Background: an optimization exercise with open tools, aiming at small area. Do not read the settings as production practice.
RTL that was checked went through simulation tests only; none was proved equivalent to the original.
Some runs may be left out. An edit can pass the tests and still lose a function that they never use.
For run 5, only the layout was checked, not whether the RTL still works.

Fig. 1: run 1, power grid
Scale: 2 px per um. Pins as bars on the die edge. Tap cells in gray.
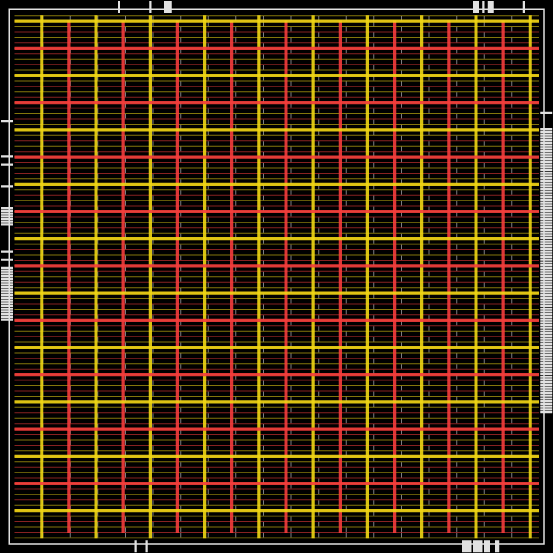
Fig. 2: run 1, cell classes on the final placement
Scale: 1.5 px per um.
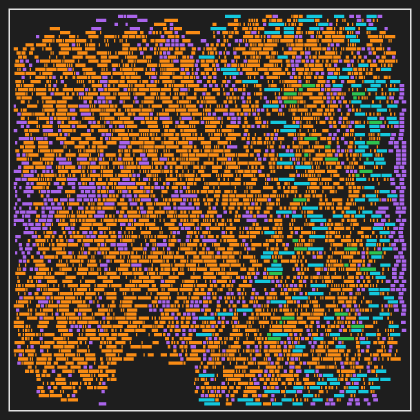
Fig. 3: run 1, routed clock nets over the placement
Scale: 2 px per um.
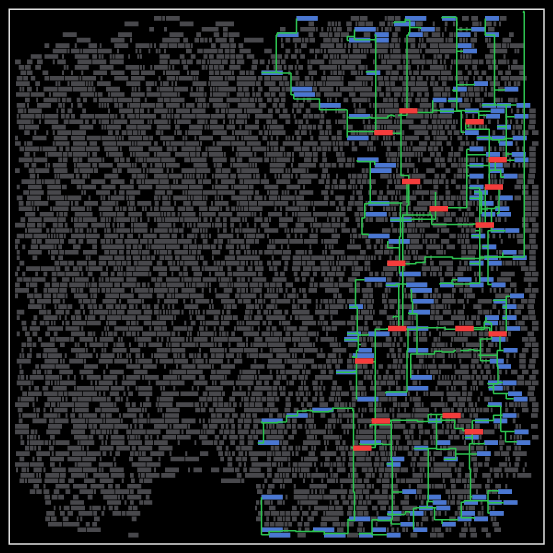
**run.sh**
```bash
#!/bin/bash
# synth_recipe.tcl (not shown) runs the flow's synth.tcl, then flattens the netlist and writes it again
# the make line also repeats each setting of config.mk as NAME=value (left out here)
make -C /OpenROAD-flow-scripts/flow DESIGN_CONFIG=/design/flow/config.mk WORK_HOME=/design/flow/orfs CLKGATE_MAP_FILE= SYNTH_SCRIPT=/design/flow/synth_recipe.tcl finish
```
**config.mk**
```make
export PLATFORM = sky130hd
export DESIGN_NAME = top_level
export DESIGN_NICKNAME = top_level
export VERILOG_FILES = /design/flow/design.v
export SDC_FILE = /design/flow/constraint.sdc
export NUM_CORES = 4
export LEC_CHECK = 0
export CAP_MARGIN = 20
export CORE_MARGIN = 2
export CORE_UTILIZATION = 50
export SLEW_MARGIN = 20
```
**constraint.sdc**
```tcl
create_clock -name core_clock -period 10.0 [get_ports {clk}]
set_input_delay 2.0000 -clock core_clock [delete_from_list [all_inputs] [get_ports {clk}]]
set_output_delay 2.0000 -clock core_clock [all_outputs]
set_load 0.01 [all_outputs]
```
**design.v**
```verilog
module top_level (
    input clk, reset,
    input logic signed [10:0] sig_modulated_fixed_real,
    input logic signed [10:0] sig_modulated_fixed_imag,
    input logic signed [10:0] demod_Lo_real,
    input logic signed [10:0] demod_Lo_imag,
    output logic signed [61:0] sig_demod_30_real,
    output logic signed [61:0] sig_demod_30_imag
);
logic signed [21:0] p_re, p_im;
assign p_re = sig_modulated_fixed_real * demod_Lo_real - sig_modulated_fixed_imag * demod_Lo_imag;
assign p_im = sig_modulated_fixed_real * demod_Lo_imag + sig_modulated_fixed_imag * demod_Lo_real;
logic [4:0] cnt;
wire last = (cnt == 5'd29);
logic signed [3:0] h;
always_comb begin
    if (cnt <= 5'd1)       h = 4'sd3;
    else if (cnt <= 5'd5)  h = 4'sd4;
    else if (cnt <= 5'd19) h = 4'sd5;
    else if (cnt <= 5'd23) h = 4'sd4;
    else if (cnt <= 5'd26) h = 4'sd3;
    else if (cnt <= 5'd28) h = 4'sd2;
    else                   h = 4'sd3;
end
logic signed [28:0] acc_re, acc_im, out_re, out_im;
logic signed [22:0] nxt_re, nxt_im;
wire signed [28:0] base_re = last ? {{5{nxt_re[22]}}, nxt_re, 1'b0} : acc_re;
wire signed [28:0] base_im = last ? {{5{nxt_im[22]}}, nxt_im, 1'b0} : acc_im;
always_ff @(posedge clk) begin
    if (reset) begin
        cnt <= 5'd0;
        acc_re <= '0;
        acc_im <= '0;
        out_re <= '0;
        out_im <= '0;
    end else begin
        cnt <= last ? 5'd0 : cnt + 5'd1;
        acc_re <= base_re + h * p_re;
        acc_im <= base_im + h * p_im;
        if (last) begin
            out_re <= acc_re;
            out_im <= acc_im;
        end
    end
end
always_ff @(posedge clk) begin
    if (cnt == 5'd27) begin
        nxt_re <= p_re;
        nxt_im <= p_im;
    end else if (cnt == 5'd28) begin
        nxt_re <= nxt_re + p_re;
        nxt_im <= nxt_im + p_im;
    end
end
assign sig_demod_30_real = {{33{out_re[28]}}, out_re};
assign sig_demod_30_imag = {{33{out_im[28]}}, out_im};
endmodule
```
==> flow_summary.json, run 1 <==
{
  "outcome": "failed layout checks",
  "violations": "setup timing",
  "period_needed_ns": 10.32,
  "clk_latency_ns": 0.45,
  "grt_pass1_wl_mm": 147,
  "drv_slew": 0,
  "ys.flop_type": "dfxtp_1",
  "holdPathStages": 2,
  "fin_ws_ns": -0.316,
  "antenna_found_initial": 1,
  "drive_gt1_frac": 0.262,
  "critical_path_class": "input port to flop",
  "rr_endpoint": "acc_re[28]",
  "cpMaxStageDelayCell": "fa_1",
  "relSlewSlack": 0.404,
  "worstHoldStart": "acc_im[12]",
  "critPathMaxFanout": 5,
  "fmax_mhz": 96.9,
  "critical_path.max_stage_delay_ns": 0.57,
  "die_w_um": 267,
  "finalCritPeriodShare": 1.03,
  "viasPerCell": 5.01,
  "post-route-drc-count": 0,
  "hold_buffers": 0,
  "syn2layout_area_growth_pct": 31.2,
  "multi_input_area_um2": 28600,
  "cts_tree": "yes",
  "n_antenna_cell": 0,
  "finalHoldViolations": 0,
  "synth_edf_count": 46,
  "core_um2": 68500,
  "portBuffers": 169,
  "grt-ovfl-total": 0,
  "crit_arrival_ns": 10.68,
  "worst_clock_skew_ns": 0.0183,
  "die_h_um": 267,
  "clk_path_buf_depth": 2,
  "antenna_left": 0,
  "htreeDepth": 4,
  "fin_nets": 5614,
  "synth_warnings": 1,
  "grt_pass1_vias": 28300,
  "routedWlPerCell_um": 16.4,
  "place_area_um2": 41000,
  "tightest_slew_ns": 0.893,
  "worst_setup_path_end_kind": "flop",
  "syn_nets": 4930,
  "cts_buffers": 17,
  "io-pin-count": 170,
  "synth.cell_area_um2": 34500,
  "cts-root-buf": "clkbuf_16",
  "finalInstanceArea_um2": 45200,
  "pre_cts_ws_ns": -1.53,
  "start_util": 0.504,
  "setup_violations": 16,
  "grt_use_total": 0.260
}
-- Fig. 1 (at the start) --
[red] VDD
[yellow] VSS
met4 straps: 19
rows: 96

-- Fig. 2 (at the start) --
[green] clock drivers and dummy loads | cells: 31
[cyan] flops | cells: 167
[purple] other buffers and delay cells | cells: 881
[orange] combinational and other logic | cells: 3547

-- Fig. 3 (at the start) --
[green] clock wires | length: 2790 um
[blue] flip-flops | count: 167
[red] clock drivers | count: 17
routed clock nets: 18

[run 1: sequential cells by signal, summed over array words and instances (netlist names)]
name    count
acc_re     29
nxt_re     23
nxt_im     23
out_re     29
cnt         5
acc_im     29
out_im     29
[run 1: routing by layer]
metal | vias to the layer above | part of all wire | GRT usage
met1 | 13600 | 0.46 | 0.365
met2 | 633 | 0.47 | 0.432
met5 | - | 0 | 0
met4 | 0 | 0.024 | 0.0700
li1 | 13300 | - | -
met3 | 103 | 0.043 | 0.0257
[run 1: placed cells by master (no fill, tap or decap), types with 59 or more instances in the layout]
cell,n
buf_6,82
ha_1,258
clkdlybuf4s50_1,124
nand2_1,466
fa_1,600
a21oi_1,141
and2_1,230
nor2_1,168
xnor2_1,90
inv_1,752
buf_4,578
ha_4,59
inv_2,71
dfxtp_1,121
[run 1: worst max-delay path by stage]
stage | startpoint | slack [ns] | depth (start not counted) | endpoint
after floorplan | sig_modulated_fixed_imag[10] | -0.29 | 33 | acc_re[24]
after global placement | sig_modulated_fixed_real[5] | -1.45 | 38 | acc_im[28]
after detailed placement | sig_modulated_fixed_real[8] | -1.53 | 35 | acc_re[24]
after CTS | demod_Lo_imag[1] | -0.24 | 38 | acc_im[27]
after global routing | demod_Lo_imag[2] | -0.63 | 43 | acc_im[25]
final | demod_Lo_imag[5] | -0.32 | 34 | acc_re[28]
[run 1: repair_timing]
item	in CTS	in global routing
endpoints found under the setup margin	37	32
gates cloned	9	1
resized for setup	474	293
pin swaps	211	206
setup buffers	142	42
[run 1: through the flow]
step	hold slack (ns)	std cells	setup TNS (ns)
floorplan	0.427	3930	-1.41
global placement	0.439	5305	-42.90
detailed placement	0.444	5305	-46.00
CTS	0.453	5477	-2.36
global route	0.460	5508	-9.66
finish	0.451	5508	-3.36
[run 1: cells by family after synthesis]
logic type      synth area share
buf+inv                    0.121
flops                      0.110
mux                      0.00787
simple gates               0.155
fa+ha+maj                  0.483
xor+xnor                  0.0410
compound gates            0.0821
[run 1: cell usage after synthesis, types with 21 or more instances]
master    number  area, um2
dfxtp_1      121       2420
xnor2_1      104        911
nor2b_1       31        194
nand2_1      509       1910
nand3_1       27        135
o21a_1        34        255
inv_1        826       3100
clkbuf_1     142        533
mux2i_1       26        260
buf_4         66        495
o21ai_0       75        375
edfxtp_1      46       1380
and2_1       273       1710
a21o_1        52        390
a21oi_1      171        856
ha_1         326       4080
nand2b_1      30        188
xor2_1        50        438
nor2_1       195        732
fa_1         628      12600
nor3_1        21        105
[run 1: critical path: cells and delay by family]
kind / cells / cell delay, ns
adders and majority gates: 12 / 5.48
buffers and inverters: 7 / 0.67
AOI/OAI and AO/OA: 11 / 1.93
xor gates and xnor gates: 1 / 0.16
and+or+nand+nor: 3 / 0.43
[run 1: layout make-up]
type	count	area share
Multi-Input combinational cell	2721	0.632
Timing Repair Buffer	881	0.177
Clock buffer	18	0.00996
Tap cell	882	0.0244
Sequential cell	167	0.0841
Inverter	826	0.0687
Clock inverter	13	0.00340
## Run 2: large edit since run 1, in outline
design.v: 57 -> 1609 lines; modules unchanged: 0
  top_level: edited, 57 -> 1601 lines
  fa: new, 4 lines
  ha: new, 4 lines
==> module fa as of run 2 <==
module fa (input a, b, c, output s, co);
assign s = a ^ b ^ c;
assign co = (a & b) | (a & c) | (b & c);
endmodule
==> module ha as of run 2 <==
module ha (input a, b, output s, co);
assign s = a ^ b;
assign co = a & b;
endmodule
--- a/config.mk
+++ b/config.mk
@@ -6,6 +6,8 @@
 export NUM_CORES = 4
 export LEC_CHECK = 0
-export CAP_MARGIN = 20
+export CAP_MARGIN = 0
 export CORE_MARGIN = 2
 export CORE_UTILIZATION = 50
-export SLEW_MARGIN = 20
+export SLEW_MARGIN = 0
+export SYNTH_HIERARCHICAL = 1
+export SYNTH_MINIMUM_KEEP_SIZE = 0
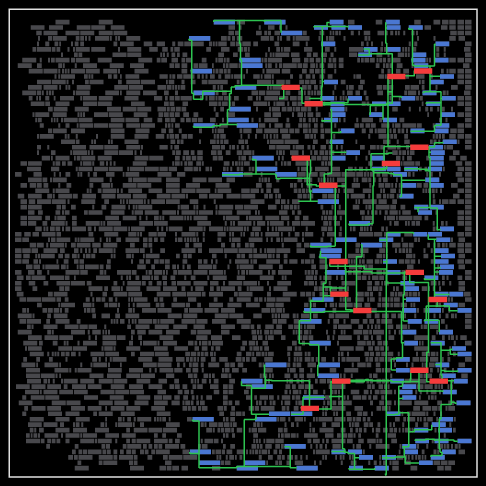
Fig. 4. Routed clock nets over the placement (run 2).
Scale: 2 px per um.
[red] clock drivers | count: 17
[green] clock wires | length: 2560 um
[blue] flip-flops | count: 167
routed clock nets: 18

==> run 2 against run 1 <==
Effect of this change:
- now clean on timing, DRC and antenna
- critical path type unchanged
- hold slack got worse by 0.0025 ns
- routed wire length decreased by 18%
- count of clock-buffer cells in the layout unchanged
- area after synthesis decreased by 24%
- utilization decreased by 6.4 points
- largest cell class unchanged
==> flow_summary.json, run 2 <==
{
  "syn2layout_area_growth_pct": 17.3,
  "start_util": 0.509,
  "cts_buffers": 17,
  "core_um2": 51600,
  "yosysTopAreaCell": "fa_1",
  "drive_gt1_frac": 0.111,
  "critPathMaxFanout": 7,
  "portBuffers": 169,
  "yosysMostFrequentCell": "nand2_1",
  "grt_pass1_vias": 22400,
  "worst_setup_path_end_kind": "flop",
  "final_cell_mix": "619 x nand2_1, 449 x fa_1, 264 x buf_4, 221 x a21oi_1, 206 x and2_1",
  "grt-ovfl-total": 0,
  "fin_nets": 3875,
  "final_common_cell": "nand2_1",
  "synth_warnings": 7,
  "setup_violations": 0,
  "synth_edf_count": 46,
  "grt_use_total": 0.282,
  "tightest_slew_ns": 0.972,
  "netlist_top_cells_area": "fa_1 34%, dfxtp_1 9.2%, ha_1 8.9%",
  "critical_path.max_stage_delay_ns": 0.54,
  "fmax_mhz": 104,
  "cts_tree": "yes",
  "post-route-drc-count": 0,
  "die_w_um": 233,
  "syn_nets": 3625,
  "die_h_um": 233,
  "period_needed_ns": 9.62,
  "routedWlPerCell_um": 19.0,
  "dp_cells": 3853,
  "htreeDepth": 4,
  "outcome": "no timing/DRC/antenna violations",
  "ys.flop_type": "dfxtp_1",
  "finalInstanceArea_um2": 30800,
  "io-pin-count": 170,
  "relSlewSlack": 0.352,
  "yosysTopAreaCellShare": 0.342,
  "antenna_left": 0,
  "viasPerCell": 5.54,
  "crit_arrival_ns": 9.95,
  "cts-root-buf": "clkbuf_16",
  "hold_ws_ns": 0.449,
  "grt_pass1_wl_mm": 120
}
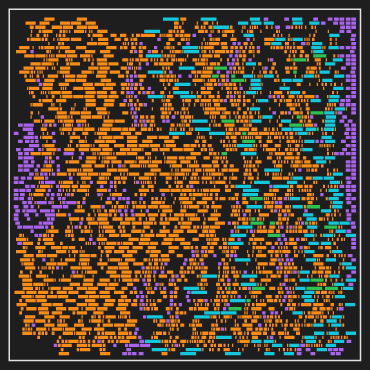
Fig. 5. Cell classes on the final placement (run 2).
Scale: 1.5 px per um.
[orange] combinational and other logic | cells: 2554
[purple] other buffers and delay cells | cells: 453
[cyan] flops | cells: 167
[green] clock drivers and dummy loads | cells: 30

## run 2: area by class of cell
cell class | instances | area [um2] | area share
well taps | 680 | 851 | 0.0276
inverters | 118 | 443 | 0.0144
multi-input cells | 2436 | 21100 | 0.684
flip-flops and latches | 167 | 3800 | 0.123
clock inverters | 12 | 121 | 0.00394
clock buffers | 18 | 439 | 0.0143
repair buffers | 453 | 4080 | 0.133
## run 2: cell families (layout without fill, tap and decap cells)
family	after synthesis	after routing	share of synthesized area
XOR/XNOR	127	127	0.0439
buffers and inverters	340	601	0.0580
AO/OA/AOI/OAI	510	510	0.120
AND/OR/NAND/NOR	1142	1142	0.194
flip-flops	167	167	0.145
adder cells (fa/ha/maj)	636	636	0.431
multiplexers	21	21	0.00800
## run 2: worst max-delay path, delay by kind of cell
family / cells / cell delay, ns
AOI/OAI and AO/OA: 11 / 2.12
xor gates and xnor gates: 1 / 0.28
adders and majority gates: 9 / 3.90
buffers and inverters: 4 / 1.06
and+or+nand+nor: 4 / 0.56
## run 2: routing by layer
| metal | track usage | routed length (um) | vias to the layer above |
|---|---|---|---|
| met3 | 0.0280 | 4370 | 98 |
| met4 | 0.0758 | 1670 | 0 |
| met2 | 0.463 | 34300 | 752 |
| met5 | 0 | 0 | - |
| met1 | 0.400 | 33600 | 10600 |
| li1 | - | - | 10000 |
## run 2: repair_timing
action	CTS	global route
hold buffers	0	0
setup buffers	0	1
gates resized for setup	0	18
endpoints found under the setup margin	0	12
## run 2: metrics by stage
step / TNS [ns] / util
finish: 0 / 0.597
global route: 0 / 0.597
CTS: 0 / 0.595
detailed placement: -0.960 / 0.584
global placement: -0.474 / 0.584
floorplan: 0 / -
## run 2: final timing paths
| check | startpoint | endpoint | slack, ns | depth (start not counted) |
|---|---|---|---|---|
| max | demod_Lo_real[5] | acc_re[27] | 0.38 | 29 |
| min | acc_re[0] | out_re[0] | 0.45 | 2 |
| max reg2reg | cnt[1] | acc_re[24] | 4.72 | 17 |
| min reg2reg | acc_re[0] | out_re[0] | 0.45 | 2 |
## run 2: per-module statistics from Yosys (local to each module, per instance)
module	flip-flops and latches	copies in the design
fa	0	444
ha	0	23
top_level	167	1
==> run 3, diff against run 2 <==
--- a/config.mk
+++ b/config.mk
@@ -8,6 +8,7 @@
 export CAP_MARGIN = 0
 export CORE_MARGIN = 2
 export CORE_UTILIZATION = 50
+export GPL_TIMING_DRIVEN = 0
 export SLEW_MARGIN = 0
 export SYNTH_HIERARCHICAL = 1
 export SYNTH_MINIMUM_KEEP_SIZE = 0
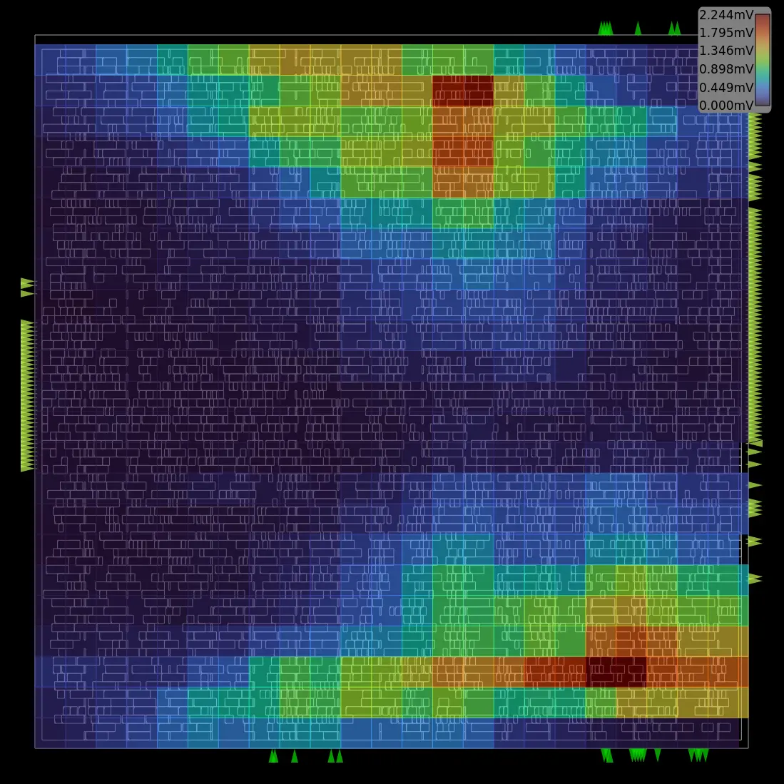
Fig. 6. Static IR drop (run 3).

==> run 3 against run 2 <==
Effect of this change:
- still clean
- setup slack worse by 0.16 ns
- register-to-register slack worse by 0.61 ns
- sequential share of layout area up 0.19 points
- critical path depth up 1
- cell count down 1.2%
- die area unchanged
- global-route usage up 2.9 points
- hold slack better by 0.00089 ns
- fmax down 1.7%
- largest cell class unchanged
==> flow_summary.json, run 3 <==
{
  "critical_path.max_stage_delay_ns": 0.59,
  "clk_path_buf_depth": 2,
  "fin_setup_tns_ns": 0,
  "reg2reg_depth": 17,
  "relSlewSlack": 0.318,
  "die_w_um": 233,
  "fmax_mhz": 102,
  "critPathMaxFanout": 10,
  "place_area_um2": 28800,
  "cts-root-buf": "clkbuf_16",
  "synth_warnings": 7,
  "setup_violations": 0,
  "hold_buffers": 0,
  "fin_ws_ns": 0.221,
  "finalInstanceArea_um2": 30300,
  "worstHoldStart": "acc_re[14]",
  "die_h_um": 233,
  "finalHoldViolations": 0,
  "portBuffers": 168,
  "multi_input_area_um2": 21200,
  "outcome": "no timing/DRC/antenna violations",
  "viasPerCell": 5.68,
  "grt_pass1_vias": 22800,
  "syn2layout_area_growth_pct": 15.5,
  "final_cell_mix": "619 x nand2_1, 447 x fa_1, 217 x a21oi_1, 206 x and2_1, 196 x nor2_1",
  "start_util": 0.509,
  "finalNonFillerCells": 3836,
  "core_um2": 51600,
  "n_antenna_cell": 0,
  "htreeDepth": 4,
  "grt_pass1_wl_mm": 128,
  "yosys-top-cells-count": "619 x nand2_1, 449 x fa_1, 225 x a21oi_1, 206 x and2_1, 196 x nor2_1",
  "fin_nets": 3825,
  "pre_cts_ws_ns": -1.51
}
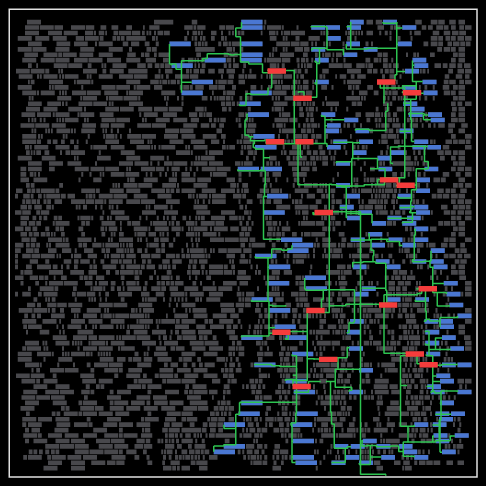
Fig. 7. Routed clock nets over the placement (run 3).
Scale: 2 px per um.
[green] clock wires | length: 2570 um
[red] clock drivers | count: 17
[blue] flip-flops | count: 167
routed clock nets: 18

==> run 3: cell counts after synthesis <==
No cell type changed its count.
==> run 3: area by class of cell <==
type,count,area share
Tap cell,680,0.0281
Inverter,118,0.0146
Clock buffer,18,0.0149
Timing Repair Buffer,185,0.0600
Buffer,218,0.0523
Clock inverter,14,0.00516
Multi-Input combinational cell,2436,0.700
Sequential cell,167,0.125
==> run 3: per-layer routing <==
layer | global-route usage | vias up | wire length [um]
li1 | - | 9954 | -
met1 | 0.393 | 10800 | 34200
met2 | 0.543 | 810 | 40800
met3 | 0.0342 | 189 | 4830
met4 | 0.128 | 0 | 3410
met5 | 0 | - | 0
==> run 3: worst max path at each step <==
| stage | from | end | slack, ns | cells after the start |
|---|---|---|---|---|
| 2_1_floorplan | demod_Lo_imag[7] | acc_im[28] | 0.65 | 27 |
| 3_5_place_dp | demod_Lo_real[1] | acc_re[27] | -1.51 | 30 |
| 4_1_cts | sig_modulated_fixed_real[7] | acc_re[26] | 0.007 | 32 |
| 6_report | demod_Lo_imag[9] | acc_im[27] | 0.22 | 30 |
| 5_1_grt | sig_modulated_fixed_imag[9] | acc_im[27] | 0.0003 | 28 |
| 3_3_place_gp | demod_Lo_real[1] | acc_re[27] | -1.46 | 30 |
==> run 3: through the flow <==
step | utilization
3_5_place_dp | 0.559
4_1_cts | 0.583
5_1_grt | 0.588
6_report | 0.588
3_3_place_gp | 0.558
2_1_floorplan | -
==> run 3: worst max-delay path: cells and delay by family <==
kind / cells / cell delay [ns]
xor gates and xnor gates: 1 / 0.16
buffers and inverters: 3 / 0.80
and+or+nand+nor: 5 / 1.04
adders and majority gates: 10 / 4.13
AOI/OAI and AO/OA: 11 / 1.95
==> run 3: kinds of logic after synthesis <==
group           count (synthesis)  share of synthesized area
fa+ha+maj                     636                      0.431
simple gates                 1142                      0.194
compound gates                510                      0.120
xor+xnor                      127                     0.0439
mux                            21                    0.00800
buf+inv                       340                     0.0580
flops                         167                      0.145
==> run 3: timing repair <==
action	in CTS	in global routing
pin swaps	3	6
setup endpoints to repair	29	22
resized for setup	206	149
endpoints found under the hold margin	0	0
setup buffers	13	2
==> run 3: Yosys stat by module (local to each module, per instance) <==
| module | cell area, um2 | cells inside | times used |
|---|---|---|---|
| top_level | 17100 | 2476 | 1 |
| fa | 20.0 | 1 | 444 |
| ha | 12.5 | 1 | 23 |
==> run 4, diff against run 3 <==
--- a/config.mk
+++ b/config.mk
@@ -5,10 +5,9 @@
 export SDC_FILE = /design/flow/constraint.sdc
 export NUM_CORES = 4
 export LEC_CHECK = 0
-export CAP_MARGIN = 0
+export CAP_MARGIN = 20
 export CORE_MARGIN = 2
 export CORE_UTILIZATION = 50
-export GPL_TIMING_DRIVEN = 0
-export SLEW_MARGIN = 0
+export SLEW_MARGIN = 20
 export SYNTH_HIERARCHICAL = 1
 export SYNTH_MINIMUM_KEEP_SIZE = 0
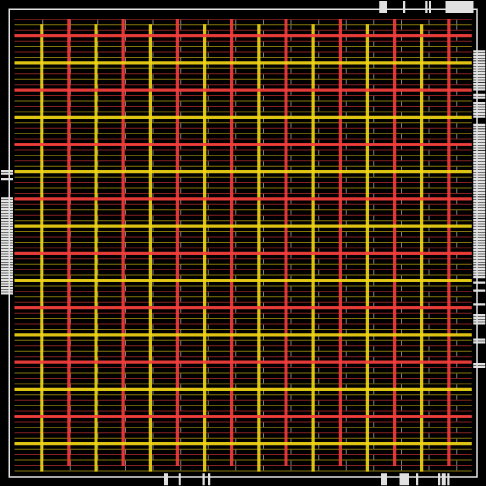
Fig. 8. Power grid (run 4).
Scale: 2 px per um. Pins as bars on the die edge. Tap cells in gray.
[red] VDD
[yellow] VSS
met5 straps: 16
rows: 83
met1 rails: 84

==> run 4 against run 3 <==
Effect of this change:
- area after synthesis unchanged
- critical path depth decreased by 1
- critical path type unchanged
- highest routed layer unchanged
==> flow_summary.json, run 4 <==
{
  "critical_path.max_stage_delay_ns": 0.54,
  "routedWlPerCell_um": 19.0,
  "netlist_top_cells_area": "fa_1 34%, dfxtp_1 9.2%, ha_1 8.9%",
  "multi_input_area_um2": 21100,
  "rr_endpoint": "acc_re[24]",
  "relSlewSlack": 0.352,
  "muxShareOfSynthArea": 0.00800,
  "clk_path_buf_depth": 2,
  "fmax_mhz": 104,
  "fin_setup_tns_ns": 0,
  "cts_tree": "yes",
  "die_w_um": 233,
  "final_common_cell": "nand2_1",
  "yosysMostFrequentCell": "nand2_1",
  "io-pin-count": 170,
  "yosys-top-cells-count": "619 x nand2_1, 449 x fa_1, 225 x a21oi_1, 206 x and2_1, 196 x nor2_1",
  "yosysTopAreaCell": "fa_1",
  "n_antenna_cell": 0,
  "synth_edf_count": 46,
  "grt_pass1_wl_mm": 120,
  "final_cell_mix": "619 x nand2_1, 449 x fa_1, 264 x buf_4, 221 x a21oi_1, 206 x and2_1",
  "critPathMaxFanout": 7,
  "clk_latency_ns": 0.46,
  "start_util": 0.509,
  "synth-xor-area-share": 0.0439,
  "synth_compound_area_frac": 0.120,
  "worst_clock_skew_ns": 0.0213,
  "antenna_left": 0,
  "worst_setup_path_end_kind": "flop",
  "hold_buffers": 0,
  "grt_pass1_vias": 22400,
  "portBuffers": 169,
  "fin_ws_ns": 0.382,
  "syn_nets": 3625,
  "finalInstanceArea_um2": 30800,
  "place_area_um2": 30100,
  "cts-root-buf": "clkbuf_16",
  "fin_nets": 3875,
  "critical_path_class": "input port to flop",
  "synthAdderAreaFrac": 0.431,
  "grt_use_total": 0.282,
  "pre_cts_ws_ns": -0.143,
  "synth_top_family_by_area": "adder cells",
  "finalHoldViolations": 0,
  "die_h_um": 233,
  "core_um2": 51600,
  "r2r_start": "cnt[1]",
  "cts_buffers": 17,
  "drive_gt1_frac": 0.111,
  "tightest_slew_ns": 0.972,
  "yosysTopAreaCellShare": 0.342,
  "viasPerCell": 5.54,
  "outcome": "no timing/DRC/antenna violations",
  "setup_violations": 0,
  "finalNonFillerCells": 3884
}
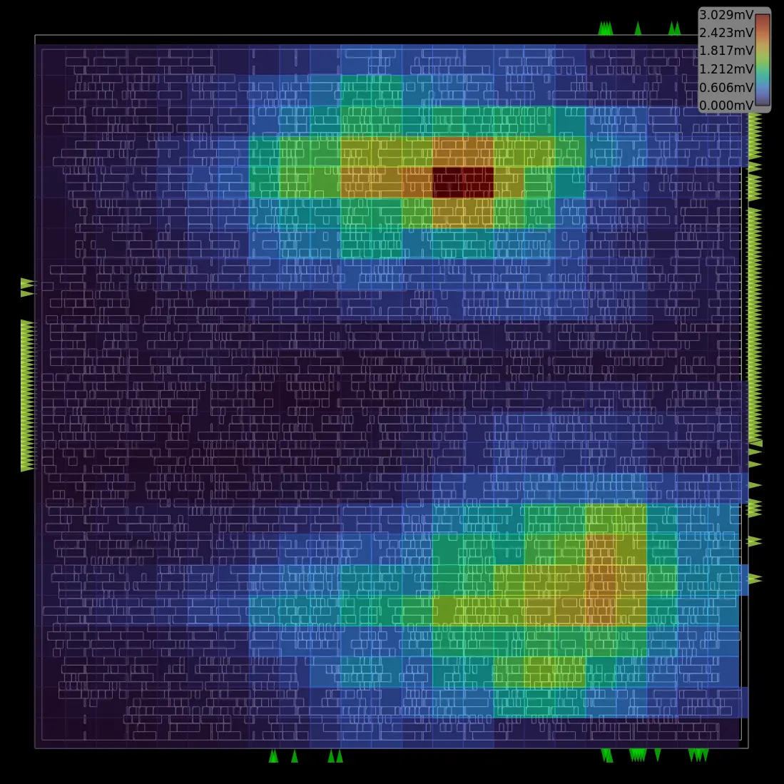
Fig. 9. Static IR drop (run 4).

-- run 4: cell types whose count changed in the layout (fill, tap and decap cells not counted), moves of 20 or more --
cell and change:
clkbuf_2 -25, clkbuf_8 -26, clkbuf_1 -59, clkbuf_4 -20
clkdlybuf4s50_1 +34, buf_4 +175
-- run 4: how the worst min path moves through the flow --
stage,start,endpoint,slack [ns],cells after the start
6_report,acc_re[0],out_re[0],0.45,2
5_1_grt,acc_re[7],out_re[7],0.47,2
4_1_cts,acc_re[21],out_re[21],0.45,2
3_5_place_dp,acc_re[21],out_re[21],0.44,2
3_3_place_gp,acc_re[3],out_re[3],0.44,2
2_1_floorplan,acc_im[0],out_im[0],0.43,2
-- run 4: metrics by stage --
stage / utilization
6_report: 0.597
5_1_grt: 0.597
4_1_cts: 0.595
3_5_place_dp: 0.584
3_3_place_gp: 0.584
2_1_floorplan: -
-- run 4: cells by family (layout without fill, tap and decap cells) --
| group | Yosys count | count (layout) |
|---|---|---|
| and+or+nand+nor | 1142 | 1142 |
| adders and majority gates | 636 | 636 |
| AOI/OAI and AO/OA | 510 | 510 |
| buffers and inverters | 340 | 601 |
| DFF | 167 | 167 |
| xor gates and xnor gates | 127 | 127 |
| muxes | 21 | 21 |
-- run 4: layer usage --
layer	vias up	wire (um)	track usage
met2	752	34300	0.463
met4	0	1670	0.0758
met3	98	4370	0.0280
met1	10600	33600	0.400
li1	10000	-	-
met5	-	0	0
-- run 4: what timing repair did --
| action | 4_1_cts | 5_1_grt |
|---|---|---|
| endpoints found under the setup margin | 0 | 12 |
| resized for setup | 0 | 18 |
| buffers inserted | 0 | 1 |
-- run 4: modules after synthesis (local to each module, per instance) --
module     times used  area, um2  cells inside
fa                444       20.0             1
ha                 23       12.5             1
top_level           1      17100          2476
-- run 4: final cells by class --
cell class	instances	area share
clock buffers	18	0.0143
clock inverters	12	0.00394
inverters	118	0.0144
multi-input cells	2436	0.684
flip-flops and latches	167	0.123
well taps	680	0.0276
repair buffers	453	0.133
-- run 4: critical path, delay by kind of cell --
kind / cells / cell delay [ns]
adder cells (fa/ha/maj): 9 / 3.90
AO/OA/AOI/OAI: 11 / 2.12
buffers and inverters: 4 / 1.06
AND/OR/NAND/NOR: 4 / 0.56
XOR/XNOR: 1 / 0.28
## Run 5: large edit since run 4, in outline
design.v: 1609 -> 2828 lines; modules unchanged: 2
  top_level: edited, 1601 -> 2814 lines
  xr: new, 3 lines
  xn: new, 3 lines
==> module xr as of run 5 <==
module xr (input a, b, output y);
assign y = a ^ b;
endmodule
==> module xn as of run 5 <==
module xn (input a, b, output y);
assign y = ~(a ^ b);
endmodule
==> flow/run.sh (new file) <==
#!/bin/bash
# The standard layout, with smaller port buffers: buffer_ports otherwise picks
# clkdlybuf4s50_1 for every port.
set -euo pipefail
export BUFFER_PORTS_ARGS="-buffer_cell sky130_fd_sc_hd__buf_2"
bash standard.sh > standard.log 2>&1
==> standard.sh (new file) <==
#!/bin/bash
# synth_recipe.tcl (not shown) runs the flow's synth.tcl, then flattens the netlist and writes it again
# the make line also repeats each setting of config.mk as NAME=value (left out here)
make -C /OpenROAD-flow-scripts/flow DESIGN_CONFIG=/design/flow/config.mk WORK_HOME=/design/flow/orfs CLKGATE_MAP_FILE= SYNTH_SCRIPT=/design/flow/synth_recipe.tcl "${@:-finish}"
--- a/config.mk
+++ b/config.mk
@@ -9,4 +9,7 @@
 export CORE_MARGIN = 2
 export CORE_UTILIZATION = 50
+export CTS_BUF_LIST = sky130_fd_sc_hd__clkbuf_8
+export GPL_TIMING_DRIVEN = 0
+export SETUP_SLACK_MARGIN = 0.1
 export SLEW_MARGIN = 20
 export SYNTH_HIERARCHICAL = 1
removed: run.sh
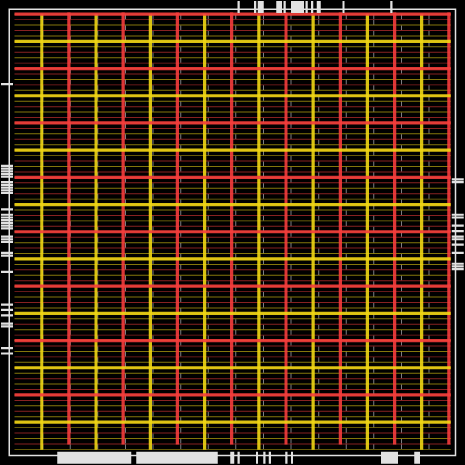
Fig. 10. Power grid (run 5).
Scale: 2 px per um. Pins as bars on the die edge. Tap cells in gray.
[yellow] VSS
[red] VDD
met1 rails: 81
tap cells: 615

==> run 5 against run 4 <==
Effect of this change:
- register-to-register slack got worse by 4.2 ns
- sequential cell count unchanged
- hold slack improved by 0.0084 ns
- clock skew decreased by 0.0077 ns
- setup slack got worse by 0.15 ns
- via count decreased by 12%
- still clean
==> flow_summary.json, run 5 <==
{
  "fin_setup_tns_ns": 0,
  "grt-ovfl-total": 0,
  "synth_warnings": 7,
  "fin_nets": 3424,
  "grt_pass1_vias": 20400,
  "period_needed_ns": 9.76,
  "cpMaxStageDelayCell": "fa_2",
  "tightest_slew_ns": 1.00,
  "finalInstanceArea_um2": 27000,
  "synth_edf_count": 0,
  "crit_cells": 31,
  "reg2reg_depth": 37,
  "fmax_mhz": 102,
  "r2r_slack_ns": 0.48,
  "syn2layout_area_growth_pct": 13.1,
  "viasPerCell": 5.62,
  "antenna_found_initial": 11,
  "netlist_top_cells_area": "fa_1 41%, dfxtp_1 14%, nand2_1 11%",
  "final_cell_mix": "694 x nand2_1, 487 x fa_1, 235 x and2_1, 166 x dfxtp_1, 153 x buf_2",
  "hold_buffers": 0,
  "r2r_start": "cnt[3]",
  "cts-root-buf": "clkbuf_8",
  "antenna_left": 0,
  "finalHoldViolations": 0,
  "startpoint": "demod_Lo_imag[1]",
  "yosysTopAreaCell": "fa_1",
  "cts_tree": "yes",
  "yosys-top-cells-count": "695 x nand2_1, 491 x fa_1, 236 x and2_1, 167 x dfxtp_1, 148 x clkbuf_1",
  "crit_end": "acc_re[28]",
  "grt_use_total": 0.325,
  "outcome": "no timing/DRC/antenna violations",
  "crit_arrival_ns": 10.19,
  "drv_slew": 0,
  "die_w_um": 222,
  "grt_pass1_wl_mm": 120,
  "rr_endpoint": "acc_re[28]",
  "clk_latency_ns": 0.49,
  "relSlewSlack": 0.331,
  "yosysTopAreaCellShare": 0.412,
  "ff_latch_area_um2": 3340,
  "syn_nets": 3218,
  "critical_path_class": "input port to flop",
  "clk_path_buf_depth": 2,
  "portBuffers": 168,
  "htreeDepth": 4,
  "worst_setup_path_end_kind": "flop",
  "drive_gt1_frac": 0.154,
  "start_util": 0.503,
  "multi_input_area_um2": 19500,
  "place_area_um2": 25500
}
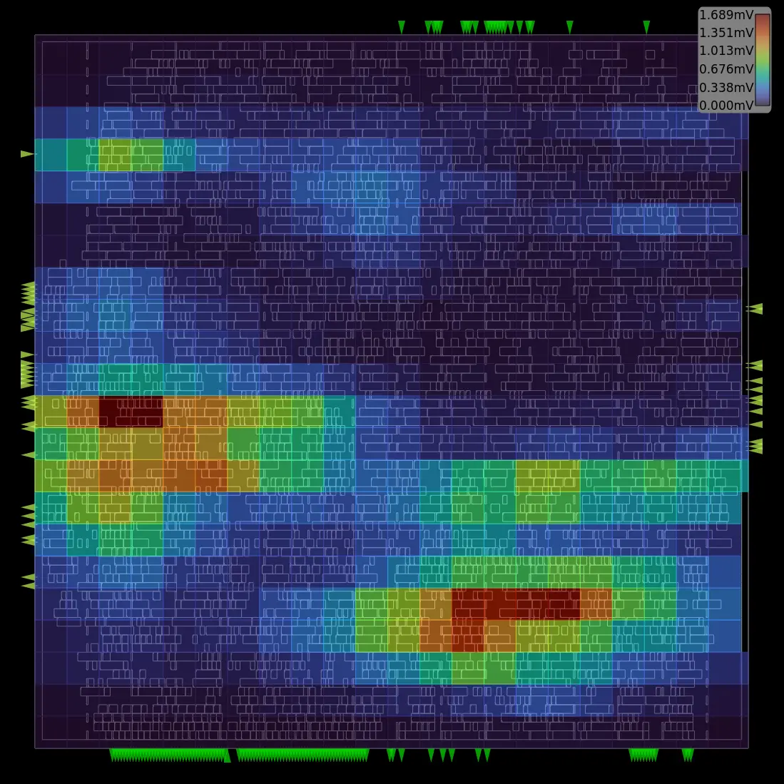
Fig. 11. Static IR drop (run 5).

## run 5: final cells by class
cell class	instances	area share
multi-input combinational	2088	0.721
timing repair buffer	187	0.0393
tap	615	0.0285
clock inverter	13	0.00622
antenna	3	0.000278
clock buffer	18	0.00918
sequential	167	0.124
buffer	217	0.0620
inverter	65	0.00904
## run 5: worst min path at each step
stage          startpoint    endpoint  slack [ns]
2_1_floorplan   acc_im[0]   out_im[0]        0.43
3_3_place_gp    out_re[9]   out_re[9]        0.44
3_5_place_dp   out_im[25]  out_im[25]        0.44
4_1_cts        out_im[25]  out_im[25]        0.46
5_1_grt        out_re[12]  out_re[12]        0.48
6_report       out_im[26]  out_im[26]        0.46
## run 5: modules after synthesis, one instance, submodules excluded
module,times used,cell area [um2]
xr,56,8.76
fa,491,20.0
xn,44,8.76
top_level,1,11600
ha,124,12.5
## run 5: what timing repair did
action                     in CTS  in global routing
cloned                          0                  0
pin swaps                       3                 30
resized for setup             167                213
setup endpoints to repair      23                 17
buffers inserted                1                 18
## run 5: routing by layer
metal	part of all wire	wire length, um	track usage
met2	0.47	36600	0.518
met5	0.0012	96	0
met4	0.047	3670	0.137
met1	0.41	32000	0.431
met3	0.076	5950	0.0718
## run 5: logic make-up (layout without fill, tap and decap cells)
logic type | after synthesis | after routing | synth area share
simple gates | 1115 | 1115 | 0.216
fa+ha+maj | 635 | 635 | 0.488
buf+inv | 282 | 500 | 0.0549
compound gates | 234 | 234 | 0.0631
flops | 167 | 167 | 0.140
xor+xnor | 102 | 102 | 0.0375
mux | 2 | 2 | 0.000839
other cells | 0 | 3 | 0
## run 5: tightest hold or removal path, cell delays in order, from the launching register on
cell,delay (ns)
dfxtp_1,0.32
nand2_1,0.05
a21oi_1,0.05
## run 5: stage by stage
stage	setup WS [ns]	instances	hold slack, ns
after detailed placement	-1.15	3320	0.445
after global placement	-1.05	3320	0.443
after CTS	0.0670	3352	0.459
after floorplan	0.402	2537	0.427
final	0.236	3373	0.457
after global routing	0.0661	3371	0.477

==> screenshots <==
Metal layers overlaid.
Scale: 2 px per um. Two of the layers only.
Plate I
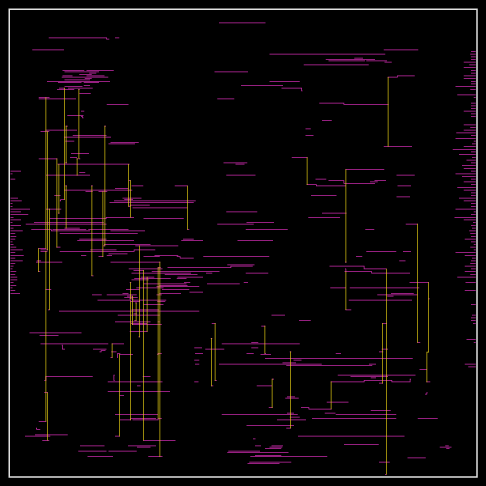
Plate II
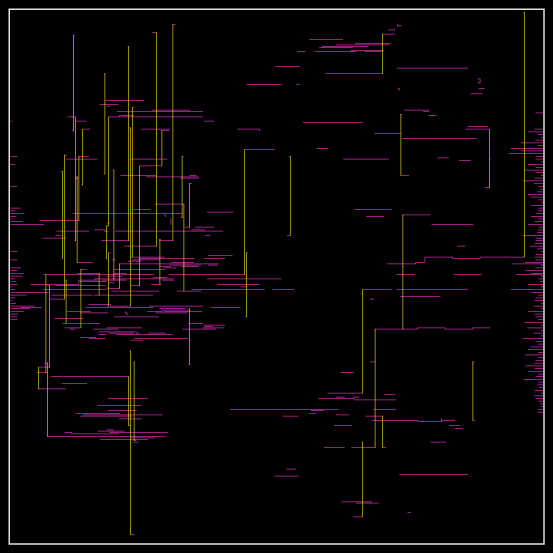
Plate III
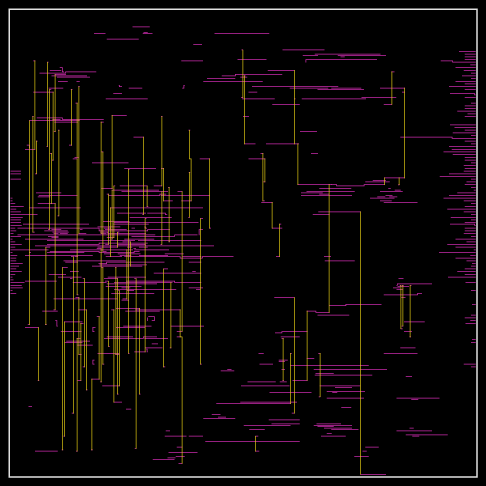
Plate IV
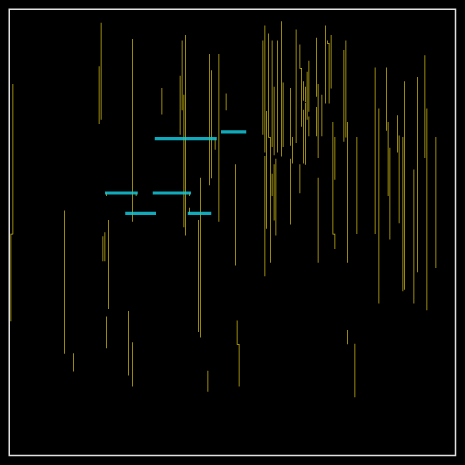
Run 5 is Plate IV.
Run 3 is Plate III.
Run 1 is Plate II.
Run 4 is Plate I.
Of these, largest die: Plate II

==> separate check: timing with driven ports <==
How much do the figures lean on ideal ports? The routed layouts below were timed once more, with nothing changed but the port constraints. Step 1 sets driving cells, clkbuf_16 on the clock port and buf_2 on the other inputs (assumed; they add their load-dependent delay and slew). Step 2 moves the port delays by t, midway between the first and last clock arrival at a register: inputs arrive t later, outputs are due t later. That takes back most of the time a late clock gives input paths. Slacks: no drivers / after step 1 / after step 2; pairs: no drivers / after step 1.
run	t (ns)	slack for setup (ns)	worst slew at a driven data input, ns
run 1	0.495	-0.316 / -0.299 / -0.794	0.09
run 2	0.498	0.382 / 0.402 / -0.096	0.04
run 3	0.509	0.221 / 0.248 / -0.261	0.03
run 4	0.498	0.382 / 0.402 / -0.096	0.04
run 5	0.541	0.236 / 0.237 / -0.304	0.13
Met with ideal ports but missed after step 2: setup timing in run 2, run 3, run 4 and run 5. The setup slack of run 5, which loses most, moves by +0.001 ns with the drivers and by -0.540 ns with both steps.
